Source: an optimization exercise on an open RTL-to-GDS flow (aim: small area). Production flows keep margins and buffers that such runs may drop. Function was checked by simulation only, so behaviour that the tests miss may differ from the original. Not every run is shown, and edits may drop behaviour that the tests do not exercise.

**flow/design.v**
```verilog
`timescale 1ns / 1ps
module circle(CLK, RESET, center_x, center_y, HSYNC, VSYNC, R, G, B);
	input		CLK, RESET;
	input	[10:0] center_x, center_y;
	output 	HSYNC, VSYNC;
	output	R, G, B;
	reg [2:0]	RGB_buff;
	wire 			visible;
	reg [10:0]	pixel_col, pixel_row;
	wire[10:0]	col, row;
	reg [19:0]	d2;
	reg			row_inc;
	reg			INSIDE;
	assign HSYNC = ~( (pixel_col >= 919) & (pixel_col < 1039) );
	assign VSYNC = ~( (pixel_row >= 659) & (pixel_row < 665) );
	assign visible = ( (pixel_col > 104) & (pixel_col < 904) & (pixel_row > 23) & (pixel_row < 623) );
	assign R = ( visible ) ? RGB_buff[2] : 0;
	assign G = ( visible ) ? RGB_buff[1] : 0;
	assign B = ( visible ) ? RGB_buff[0] : 0;
	assign col = ( pixel_col > center_x ) ? pixel_col - center_x : center_x - pixel_col;      
	assign row = ( pixel_row > center_y ) ? pixel_row - center_y : center_y - pixel_row;      
	always@( posedge CLK ) begin      
		if( RESET ) pixel_col <= 0;
		else if( pixel_col == 1039 ) pixel_col <= 0;
		else pixel_col <= pixel_col + 1;
	end
	always@( posedge CLK ) begin      
		if( RESET ) row_inc <= 0;
		else if( pixel_col == 1039 ) row_inc <= 1;
		else row_inc <= 0;
	end
	always@( posedge CLK ) begin      
		if( RESET ) pixel_row <= 0;
		else if ( pixel_row == 665 ) pixel_row <= 0; 
		else if( row_inc ) pixel_row <= pixel_row + 1;
		else pixel_row <= pixel_row;
	end
	always@( posedge CLK ) begin
		if( RESET ) RGB_buff <= 3'b000;
		else if( INSIDE ) RGB_buff <= 3'b100;
		else RGB_buff <= 3'b111;
	end
	always@( posedge CLK ) begin
		if((col*col + row*row) > 10000) INSIDE <= 0;
		else INSIDE <= 1;
	end
endmodule
```
**flow/run.sh**
```bash
#!/bin/bash
# synth_recipe.tcl (not shown) runs the flow's synth.tcl, then flattens the netlist and writes it again
# the make line also repeats each setting of config.mk as NAME=value (left out here)
make -C /OpenROAD-flow-scripts/flow DESIGN_CONFIG=/design/flow/config.mk WORK_HOME=/design/flow/orfs CLKGATE_MAP_FILE= SYNTH_SCRIPT=/design/flow/synth_recipe.tcl finish
```
**flow/config.mk**
```make
export PLATFORM = sky130hd
export DESIGN_NAME = circle
export DESIGN_NICKNAME = circle
export VERILOG_FILES = /design/flow/design.v
export SDC_FILE = /design/flow/constraint.sdc
export NUM_CORES = 4
export LEC_CHECK = 0
export CAP_MARGIN = 20
export CORE_MARGIN = 2
export CORE_UTILIZATION = 40
export SLEW_MARGIN = 20
```
**flow/constraint.sdc**
```tcl
create_clock -name core_clock -period 20.0 [get_ports {CLK}]
set_input_delay 4.0000 -clock core_clock [delete_from_list [all_inputs] [get_ports {CLK}]]
set_output_delay 4.0000 -clock core_clock [all_outputs]
set_load 0.01 [all_outputs]
```
==> qor.yml, run 1 <==
finalClockSkew_ps: 8.661
final_layout_size_suffix_gt1_share_pct: 4.921
end_kind: "flip-flop"
crit_type: "input port to flip-flop"
final_hold_violation_count: 0
dominant_combinational_cell_family_by_area_after_synthesis: "adder cells"
synth-seq-area-share_pct: 4.993
postSynth.asyncResetShare_pct: 0
area.share.sequential_pct: 4.674
worst_hold_path.num_cells: 1
nClkBuffers: 4
clk_pin_slew_worst_setup_hold_paths_ps: 80
timing.final.max_slew_violations: 0
start_util_pct: 40.35
postCtsResizedCells: 0
global_route_usage_over_all_layers_pct: 17.90
root_buffer: "clkbuf_16"
crit_path_top_delay_cell: "xnor2_2"
netlist_area_um2: 10420
synth_xor_xnor_area_share_pct: 4.261
crit_arrival_ps: 13480
ys.warnings.count: 1
dp_slack_ps: 6209
finalWorstSetupSlack_ps: 6678
deepest_level_of_the_cts_h_tree: 1
setup_repair_after_global_routing_missed_its_margin: "false"
syn2layout_area_growth_pct: 6.829
max_clock_freq_mhz: 75.06
nNetsFinal: 1597
postCtsHoldBufs: 0
first_pass_iters: 5
fin_tns_setup_ps: 0
nonClockInverterCount: 316
cts_made_buffers: 3
worst_skew_pair.late_latency_ps: 270
worst_ep_required_time_ps: 20160
synth_top_flop_cell: "dfxtp_1"
synth.area.mux_share_pct: 0.9962
grt_antenna_before_repair: 0
routed_vias_inst: 5.013
worst-path-stages: 32
r2r_end: "INSIDE"
route.detailed.wl_per_inst_um: 14.16
die_height_um: 165.4
place_congestion: 0.8680
synthCells: 1251
drc: 0
global_route.overflow_total: 0
grt_max_degree: 18
share_of_the_final_layout_cell_area_in_multi_input_gates_pct: 77.17
worst-r2r-setup-slack_ps: 10570
worst_setup_path_endpoint: "INSIDE"
tritoncts: "done"
regToRegStartpoint: "pixel_col[8]"
multi_input_area_um2: 8594
crit_path_start_kind: "input port"
launching_instance_or_port_of_the_critical_path: "center_x[0]"
cts_max_path_buffers: 2
critical_path.max_fanout: 17
grt_first_pass_wirelength_um: 39470
dpl-instance-area_um2: 11030
nonClkBufAreaFrac_pct: 2.921
finalInstanceArea_um2: 11140
period_share_pct: 66.61
ys_top_cells_by_area: "fa_1, ha_1, inv_1, nor2_1, dfxtp_1"
io-pin-count: 29
avgSynthCellArea_um2: 8.333
post_cts_buffers: 0
cpMostUsedCell: "fa_1"
finalSetupViolations: 0
synth-edff-count: 0
wirelength_um: 22580
worst_pin_slew_ps: 843.7
largestClassByArea: "multi-input combinational cells"
die_width_um: 165.4
timing.hold.worst_endpoint: "pixel_col[0]"
post-dp-hpwl_um: 19960
maxCapViolations: 0
yosys.area.top_type_share_pct: 32.26
cp_slowest_stage_delay_ps: 670
die-area_um2: 27370
post-route-min-period_ps: 13320
coreArea_um2: 25840
synthesis.nets: 1587
post_synth_fa_ha_maj_area_fraction_pct: 49.54
final-seq-area_um2: 520.5
route.vias.total: 7995
port_buffers: 28
grt_pass1_vias: 8095
worst_r2r_path_depth: 30
slew_headroom_pct: 43.48
synth.largest_area_cell: "fa_1"
multi_input_cells: 880
min-delay-start: "pixel_col[0]"
clock_sink_count: 26
synth_cell_type_count: 83
min_path_type: "flip-flop to flip-flop"
ant_nets: 0
synth_compound_area_share_pct: 11.15
critical-path-top-delay-family: "adder cells"
antenna_cells: 0
synth_simple_gate_area_share_pct: 16.31
layout.clock.cell_area_share_pct: 0.7977
synth-seq-cells: 26
cp.buffers_inverters: 7
buffers: 34
run_status: "complete, no violations"
drt-initial-drc-count: 491
run 1: registers in the layout, summed over array words and instances, names as in the netlist:
name       cells
RGB_buff       2
pixel_row     11
INSIDE         1
pixel_col     11
row_inc        1
run 1: Yosys cell counts (3+ instances only):
| library cell | instances |
|---|---|
| a211oi_1 | 4 |
| a21boi_0 | 4 |
| a21o_1 | 19 |
| a21oi_1 | 32 |
| a221oi_1 | 3 |
| a31oi_1 | 5 |
| and2_1 | 9 |
| and3_1 | 9 |
| buf_2 | 10 |
| clkbuf_1 | 16 |
| dfxtp_1 | 26 |
| fa_1 | 168 |
| ha_1 | 144 |
| inv_1 | 310 |
| inv_2 | 5 |
| mux2_2 | 3 |
| mux2i_1 | 7 |
| nand2_1 | 49 |
| nand2b_1 | 24 |
| nand3_1 | 20 |
| nand4_1 | 6 |
| nor2_1 | 139 |
| nor2b_1 | 9 |
| nor3_1 | 17 |
| nor3b_1 | 3 |
| nor4_1 | 8 |
| nor4b_1 | 3 |
| o2111ai_1 | 4 |
| o211ai_1 | 7 |
| o21a_1 | 9 |
| o21ai_0 | 41 |
| o22ai_1 | 5 |
| or2_1 | 7 |
| or2_2 | 18 |
| or3_1 | 5 |
| xnor2_1 | 29 |
| xor2_1 | 13 |
run 1: cell usage in the layout (no fill, tap or decap), types with 13 or more instances in the layout:
cell / instances
inv_1: 310
fa_1: 168
ha_1: 144
nor2_1: 139
nand2_1: 49
o21ai_0: 41
a21oi_1: 32
clkdlybuf4s50_1: 28
xnor2_1: 27
dfxtp_1: 26
nand2b_1: 24
nand3_1: 20
a21o_1: 19
or2_2: 18
nor3_1: 17
xor2_1: 13
run 1: through the flow:
stage          instances  hold WS (ps)
6_report            1595         473.4
5_1_grt             1595         493.8
4_1_cts             1595         474.8
3_5_place_dp        1591         457.9
3_3_place_gp        1591         454.1
2_1_floorplan       1251         362.7
run 1: routing by layer:
metal  vias up  GRT usage, %  routed length [um]
met5         -             0                   0
met4         0         2.625                 246
met3        17         1.998                 977
met2       147         31.31               11000
met1      3887         24.34               10360
li1       3944             -                   -
### Clock distribution, run 1

(4 px per um)
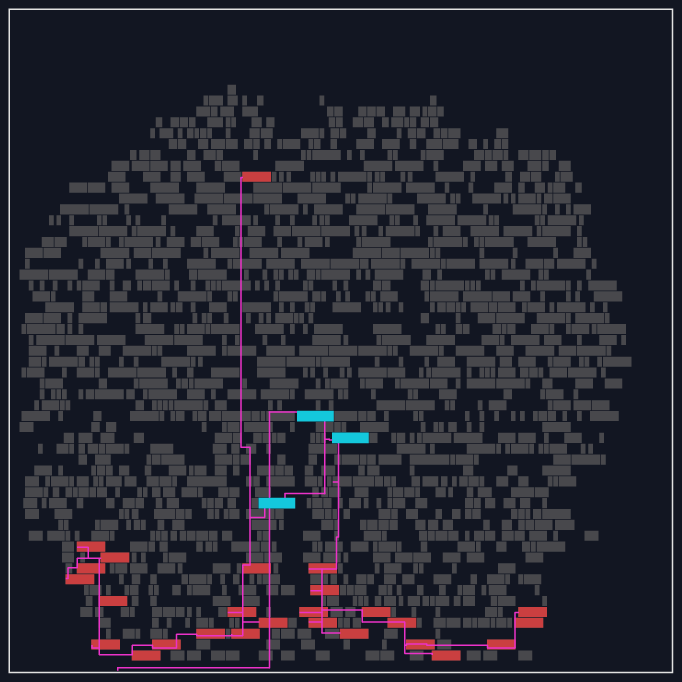
Key: flip-flops = red [count 26]; clock wires = magenta [length 534 um]; clock-net drivers = cyan [count 3]
There are 4 routed clock nets.

### Placement by cell class, run 1

(3 px per um) Fill, decap, tap and diode cells in grey.
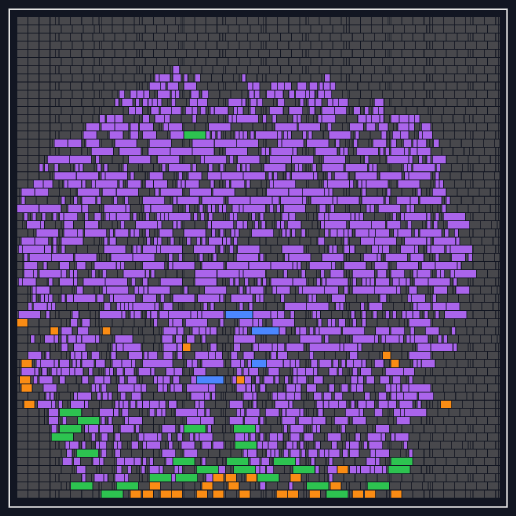
Key: remaining logic cells = purple [cells 1196, share of their area 91%]; clock drivers and dummy loads = blue [cells 4, share of their area 0.83%]; remaining buffers and delay cells = orange [cells 34, share of their area 3.0%]; registers = green [cells 26, share of their area 4.9%]

### Cell outlines without signal wires, run 1

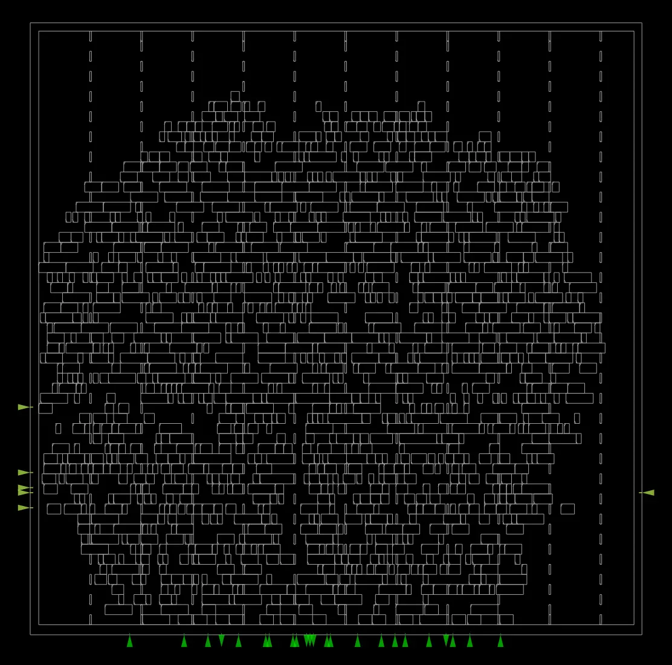
final cell utilization of the core: 43.10%
count of inserted tapcells: 335
layout sequential cell count: 26
fillcell total: 2617
num rows: 59

### M2 wires, run 1

(4 px per um)
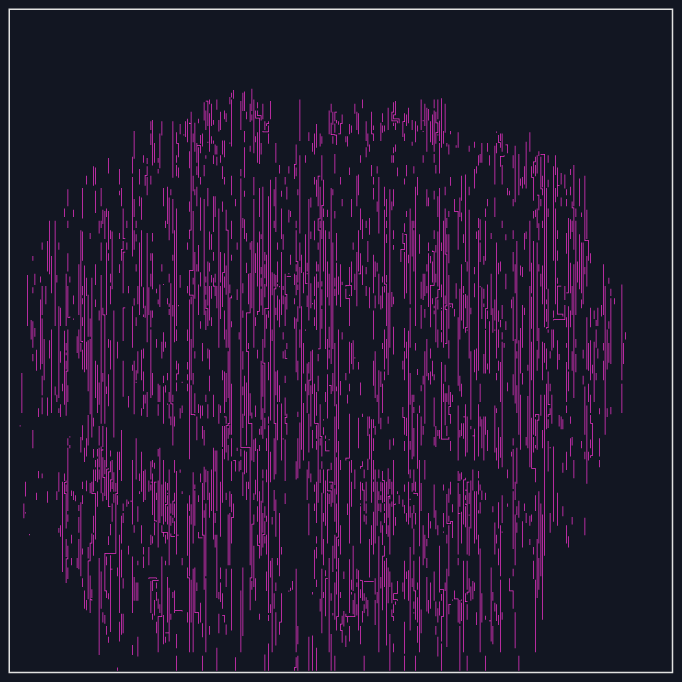

## Run 2: files that changed since run 1, shown whole
==> flow/design.v <==
module circle(CLK, RESET, center_x, center_y, HSYNC, VSYNC, R, G, B);
	input		CLK, RESET;
	input	[10:0] center_x, center_y;
	output 	HSYNC, VSYNC;
	output	R, G, B;
	reg [10:0]	pixel_col;
	reg [9:0]	pixel_row;
	reg			row_inc;
	reg			INSIDE;
	reg			GB;		 
	wire col_last = pixel_col[10] & (&pixel_col[3:0]);
	wire row_last = pixel_row[9] & pixel_row[7] & pixel_row[4] & pixel_row[3] & pixel_row[0];
	always @(posedge CLK) begin
		if (RESET | col_last) pixel_col <= 11'd0;
		else pixel_col <= pixel_col + 11'd1;
		row_inc <= ~RESET & col_last;
		if (RESET | row_last) pixel_row <= 10'd0;
		else if (row_inc) pixel_row <= pixel_row + 10'd1;
		INSIDE <= in_circle;
		GB <= ~INSIDE;
	end
	wire visible = (pixel_col > 11'd104) & (pixel_col < 11'd904) & (pixel_row > 10'd23) & (pixel_row < 10'd623);
	assign HSYNC = ~((pixel_col >= 11'd919) & ~col_last);
	assign VSYNC = ~((pixel_row >= 10'd659) & ~row_last);
	assign R = visible;
	assign G = visible & GB;
	assign B = visible & GB;
	wire [11:0] ax = {1'b0, pixel_col} - {1'b0, center_x};
	wire [11:0] ay = {2'b0, pixel_row} - {1'b0, center_y};
	wire sx = ax[11], sy = ay[11];
	wire x_near = (ax[10:7] == {4{sx}});
	wire y_near = (ay[10:7] == {4{sy}});
	wire [7:0] dx = {1'b0, ax[6:0] ^ {7{sx}}} + {7'd0, sx};
	reg [6:0] fx;
	always @(*) begin
		case (dx[6:0])
			7'd0: fx = 7'd100;
			7'd1: fx = 7'd99;
			7'd2: fx = 7'd99;
			7'd3: fx = 7'd99;
			7'd4: fx = 7'd99;
			7'd5: fx = 7'd99;
			7'd6: fx = 7'd99;
			7'd7: fx = 7'd99;
			7'd8: fx = 7'd99;
			7'd9: fx = 7'd99;
			7'd10: fx = 7'd99;
			7'd11: fx = 7'd99;
			7'd12: fx = 7'd99;
			7'd13: fx = 7'd99;
			7'd14: fx = 7'd99;
			7'd15: fx = 7'd98;
			7'd16: fx = 7'd98;
			7'd17: fx = 7'd98;
			7'd18: fx = 7'd98;
			7'd19: fx = 7'd98;
			7'd20: fx = 7'd97;
			7'd21: fx = 7'd97;
			7'd22: fx = 7'd97;
			7'd23: fx = 7'd97;
			7'd24: fx = 7'd97;
			7'd25: fx = 7'd96;
			7'd26: fx = 7'd96;
			7'd27: fx = 7'd96;
			7'd28: fx = 7'd96;
			7'd29: fx = 7'd95;
			7'd30: fx = 7'd95;
			7'd31: fx = 7'd95;
			7'd32: fx = 7'd94;
			7'd33: fx = 7'd94;
			7'd34: fx = 7'd94;
			7'd35: fx = 7'd93;
			7'd36: fx = 7'd93;
			7'd37: fx = 7'd92;
			7'd38: fx = 7'd92;
			7'd39: fx = 7'd92;
			7'd40: fx = 7'd91;
			7'd41: fx = 7'd91;
			7'd42: fx = 7'd90;
			7'd43: fx = 7'd90;
			7'd44: fx = 7'd89;
			7'd45: fx = 7'd89;
			7'd46: fx = 7'd88;
			7'd47: fx = 7'd88;
			7'd48: fx = 7'd87;
			7'd49: fx = 7'd87;
			7'd50: fx = 7'd86;
			7'd51: fx = 7'd86;
			7'd52: fx = 7'd85;
			7'd53: fx = 7'd84;
			7'd54: fx = 7'd84;
			7'd55: fx = 7'd83;
			7'd56: fx = 7'd82;
			7'd57: fx = 7'd82;
			7'd58: fx = 7'd81;
			7'd59: fx = 7'd80;
			7'd60: fx = 7'd80;
			7'd61: fx = 7'd79;
			7'd62: fx = 7'd78;
			7'd63: fx = 7'd77;
			7'd64: fx = 7'd76;
			7'd65: fx = 7'd75;
			7'd66: fx = 7'd75;
			7'd67: fx = 7'd74;
			7'd68: fx = 7'd73;
			7'd69: fx = 7'd72;
			7'd70: fx = 7'd71;
			7'd71: fx = 7'd70;
			7'd72: fx = 7'd69;
			7'd73: fx = 7'd68;
			7'd74: fx = 7'd67;
			7'd75: fx = 7'd66;
			7'd76: fx = 7'd64;
			7'd77: fx = 7'd63;
			7'd78: fx = 7'd62;
			7'd79: fx = 7'd61;
			7'd80: fx = 7'd60;
			7'd81: fx = 7'd58;
			7'd82: fx = 7'd57;
			7'd83: fx = 7'd55;
			7'd84: fx = 7'd54;
			7'd85: fx = 7'd52;
			7'd86: fx = 7'd51;
			7'd87: fx = 7'd49;
			7'd88: fx = 7'd47;
			7'd89: fx = 7'd45;
			7'd90: fx = 7'd43;
			7'd91: fx = 7'd41;
			7'd92: fx = 7'd39;
			7'd93: fx = 7'd36;
			7'd94: fx = 7'd34;
			7'd95: fx = 7'd31;
			7'd96: fx = 7'd28;
			7'd97: fx = 7'd24;
			7'd98: fx = 7'd19;
			7'd99: fx = 7'd14;
			7'd100: fx = 7'd0;
			7'd101: fx = 7'd0;
			7'd102: fx = 7'd0;
			7'd103: fx = 7'd0;
			7'd104: fx = 7'd0;
			7'd105: fx = 7'd0;
			7'd106: fx = 7'd0;
			7'd107: fx = 7'd0;
			7'd108: fx = 7'd0;
			7'd109: fx = 7'd0;
			7'd110: fx = 7'd0;
			7'd111: fx = 7'd0;
			7'd112: fx = 7'd0;
			7'd113: fx = 7'd0;
			7'd114: fx = 7'd0;
			7'd115: fx = 7'd0;
			7'd116: fx = 7'd0;
			7'd117: fx = 7'd0;
			7'd118: fx = 7'd0;
			7'd119: fx = 7'd0;
			7'd120: fx = 7'd0;
			7'd121: fx = 7'd0;
			7'd122: fx = 7'd0;
			7'd123: fx = 7'd0;
			7'd124: fx = 7'd0;
			7'd125: fx = 7'd0;
			7'd126: fx = 7'd0;
			7'd127: fx = 7'd0;
		endcase
	end
	wire [7:0] ty = {1'b0, fx} + {1'b0, ay[6:0] ^ {7{~sy}}} + {7'd0, ~sy};
	wire in_circle = x_near & ~dx[7] & (dx[6:0] <= 7'd100) & y_near & ty[7];
endmodule
==> flow/config.mk <==
export PLATFORM = sky130hd
export DESIGN_NAME = circle
export DESIGN_NICKNAME = circle
export VERILOG_FILES = /design/flow/design.v
export SDC_FILE = /design/flow/constraint.sdc
export NUM_CORES = 4
export LEC_CHECK = 0
export CAP_MARGIN = 20
export CORE_MARGIN = 2
export CORE_UTILIZATION = 40
export CTS_BUF_LIST = sky130_fd_sc_hd__clkbuf_8
export SLEW_MARGIN = 20
### M2 wires, run 2

(6 px per um)
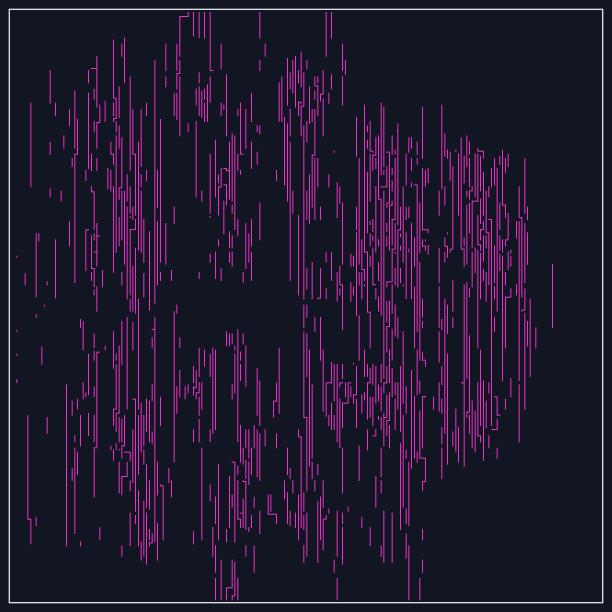
The layer carries 3920 um of wire. The longest straight run is 40.5 um. 447 nets have wire on it. The layer holds 46% of the routed length. The wires run mostly vertical.

### Sequential cells coloured by netlist name, run 2

(4 px per um)
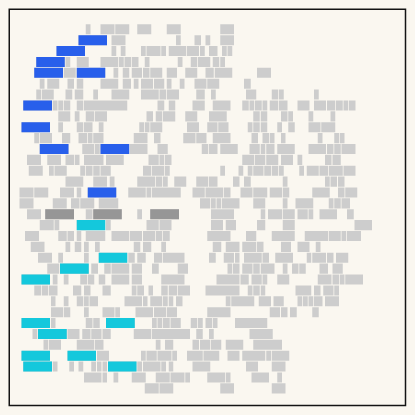
Key: pixel_row = blue [sequential cells 10, where upper left]; pixel_col = cyan [sequential cells 11, where lower left]

==> qor.yml, run 2 <==
run_status: "complete, no violations"
synth_simple_gate_area_share_pct: 22.13  # +5.8 points
cpMostUsedCell: "ha_1"
grt_max_degree: 23  # +5
postCtsResizedCells: 0  # unchanged
synth_top_flop_cell: "dfxtp_1"
synth-seq-cells: 24  # -7.7%
global_route_usage_over_all_layers_pct: 17.73  # -0.17 points
port_buffers: 28  # unchanged
tritoncts: "done"
antenna_cells: 0  # unchanged
synthesis.nets: 546  # -66%
wirelength_um: 8534  # -62%
cts_max_path_buffers: 2  # unchanged
synthCells: 482  # -61%
synth-edff-count: 0  # unchanged
syn2layout_area_growth_pct: 11.55
drc: 0  # unchanged
finalClockSkew_ps: 6.108  # -2.553 ps
regMostFlops: "pixel_col"
routed_vias_inst: 5.637  # +12%
detail_route.wirelength.met1_um: 4226  # -59%
timing.final.max_slew_violations: 0  # unchanged
ys_top_cells_by_area: "dfxtp_1, ha_1, nor2_1, a21oi_1, nand2_1"
synth_xor_xnor_area_share_pct: 12.57  # +8.3 points
die_width_um: 98.67  # -40%
netlist_area_um2: 3585  # -66%
dominant_combinational_cell_family_by_area_after_synthesis: "compound AO/OA/AOI/OAI gates"
synth_cell_type_count: 73  # -12%
min_path_type: "flip-flop to flip-flop"
route.detailed.wl_per_inst_um: 14.08  # -0.52%
fin_tns_setup_ps: 0  # unchanged
post-dp-hpwl_um: 6712  # -66%
avgSynthCellArea_um2: 7.437  # -11%
crit_path_top_delay_cell: "ha_1"
layout.cells.most_common_list: "nor2_1, nand2_1, inv_1, ha_1, a21oi_1"
period_share_pct: 48.38  # -18 points
route.top_layer_used: "met4"
synth.largest_area_cell: "dfxtp_1"
ys.warnings.count: 1  # unchanged
grt_pass1_vias: 3285  # -59%
final_layout_size_suffix_gt1_share_pct: 6.225  # +1.3 points
grt_first_pass_wirelength_um: 14890  # -62%
io-pin-count: 29  # unchanged
worst_pin_slew_ps: 900.9  # +57.20 ps
route.met3.wl_um: 315  # -68%
root_buffer: "clkbuf_8"
maxCapViolations: 0  # unchanged
post_cts_buffers: 0  # unchanged
postSynth.asyncResetShare_pct: 0  # unchanged
worst_skew_pair.late_latency_ps: 270  # about the same
yosys.area.top_type_share_pct: 13.40  # -19 points
die-area_um2: 9735  # -64%
crit_type: "input port to flip-flop"
postCtsHoldBufs: 0  # unchanged
synth.area.mux_share_pct: 1.990  # +0.99 points
cp_slowest_stage_delay_ps: 570  # -100 ps
cts_made_buffers: 3  # unchanged
placed_cells: 602  # -62%
end_kind: "flip-flop"
nNetsFinal: 563  # -65%
deepest_level_of_the_cts_h_tree: 1  # unchanged
critical_path.max_fanout: 15  # -2
worst_ep_required_time_ps: 20180  # +20 ps
slew_headroom_pct: 39.77  # -3.7 points
drt-initial-drc-count: 108  # -78%
largest_register_ff_count: 11
setup_repair_after_global_routing_missed_its_margin: "false"
finalWorstSetupSlack_ps: 10320  # +3646 ps
most_common_cell_after_layout_fill_and_taps_aside: "nor2_1"
finalSetupViolations: 0  # unchanged
synthMostInstantiatedCell: "nor2_1"
worst_hold_margin_ps: 386.4  # -86.95 ps
route.vias.total: 3416  # -57%
### Cell outlines without signal wires, run 2

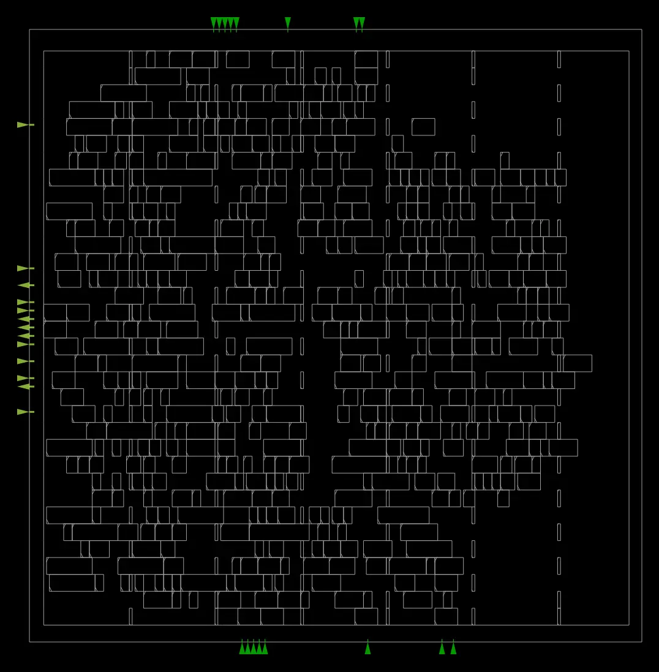
layout sequential cell count: 24
filler-free cell count of the finished design: 606
area of the core: 8721 um2
final cell utilization of the core: 45.85%

### Placement by cell class, run 2

(4 px per um) Fill, decap, tap and diode cells in grey.
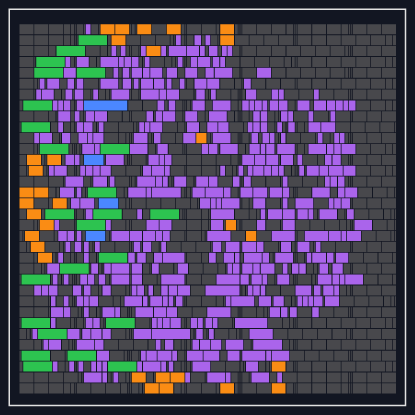
register share of the cell area: 12.02%
num rows: 34
Final Instance Area: 3999 um2

-- run 2: critical path: cells and delay by family --
kind                       cells  cell delay (ps)
buffers and inverters          3              710
AOI/OAI and AO/OA             14             3180
muxes                          1              110
and+or+nand+nor                3              430
adders and majority gates      4             1290
xor gates and xnor gates       1              150
-- run 2: stage by stage --
| stage | utilization [%] | cell area (um2) |
|---|---|---|
| 2_1_floorplan | - | 3585 |
| 3_3_place_gp | 45.04 | 3928 |
| 3_5_place_dp | 45.04 | 3928 |
| 4_1_cts | 45.85 | 3999 |
| 5_1_grt | 45.85 | 3999 |
| 6_report | 45.85 | 3999 |
-- run 2: cells by family after synthesis --
| group | Yosys count |
|---|---|
| AND/OR/NAND/NOR | 166 |
| XOR/XNOR | 43 |
| buffers and inverters | 58 |
| AO/OA/AOI/OAI | 144 |
| adder cells (fa/ha/maj) | 40 |
| multiplexers | 7 |
| flip-flops | 24 |
-- run 2: layer usage --
metal | up-vias | global-route usage [%]
met1 | 1557 | 25.13
met2 | 69 | 30.04
met3 | 7 | 1.064
met4 | 0 | 3.372
li1 | 1783 | -
met5 | - | 0
-- run 2: layout make-up --
| cell class | instances | area [um2] |
|---|---|---|
| clock buffers | 3 | 41.29 |
| clock inverters | 1 | 30.03 |
| fillers | 871 | 4722 |
| inverters | 39 | 146.4 |
| multi-input cells | 400 | 2863 |
| flip-flops and latches | 24 | 480.5 |
| well taps | 108 | 135.1 |
| repair buffers | 31 | 302.8 |
-- run 2: worst paths after layout --
| check | startpoint | slack [ps] | depth (start not counted) | to |
|---|---|---|---|---|
| max reg2reg | pixel_col[1] | 14130 | 24 | INSIDE |
| min | INSIDE | 390 | 1 | GB |
| min reg2reg | INSIDE | 390 | 1 | GB |
| max | center_x[1] | 10320 | 26 | INSIDE |

==> static timing again, ports no longer ideal <==
In the flow no input, the clock included, has a driving cell. The finished layouts below were timed again as built, in two steps. Step 1 (the two cells are an assumption about what drives the block):
set clk [get_ports {CLK}]
set_driving_cell -lib_cell sky130_fd_sc_hd__clkbuf_16 $clk
set_driving_cell -lib_cell sky130_fd_sc_hd__buf_2 [delete_from_list [all_inputs] $clk]
Step 2 moves the port delays by t, midway between the first and last clock arrival at a register: inputs arrive t later, outputs are due t later. That takes back most of the time a late clock gives input paths. Slacks: no drivers / after step 1 / after step 2; pairs: no drivers / after step 1.
| run | shift t [ns] | setup WS [ns] | hold WS [ns] | cell pins on the clock port's net |
|---|---|---|---|---|
| run 1 | 0.307 | 6.678 / 6.692 / 6.385 | 0.473 / 0.473 / 0.473 | 1 |
| run 2 | 0.293 | 10.324 / 10.328 / 10.035 | 0.386 / 0.386 / 0.386 | 1 |
After both steps setup and hold are still met in every run listed. For run 1, which loses most, drivers alone change the setup slack by +0.014 ns; drivers and shift together by -0.293 ns.
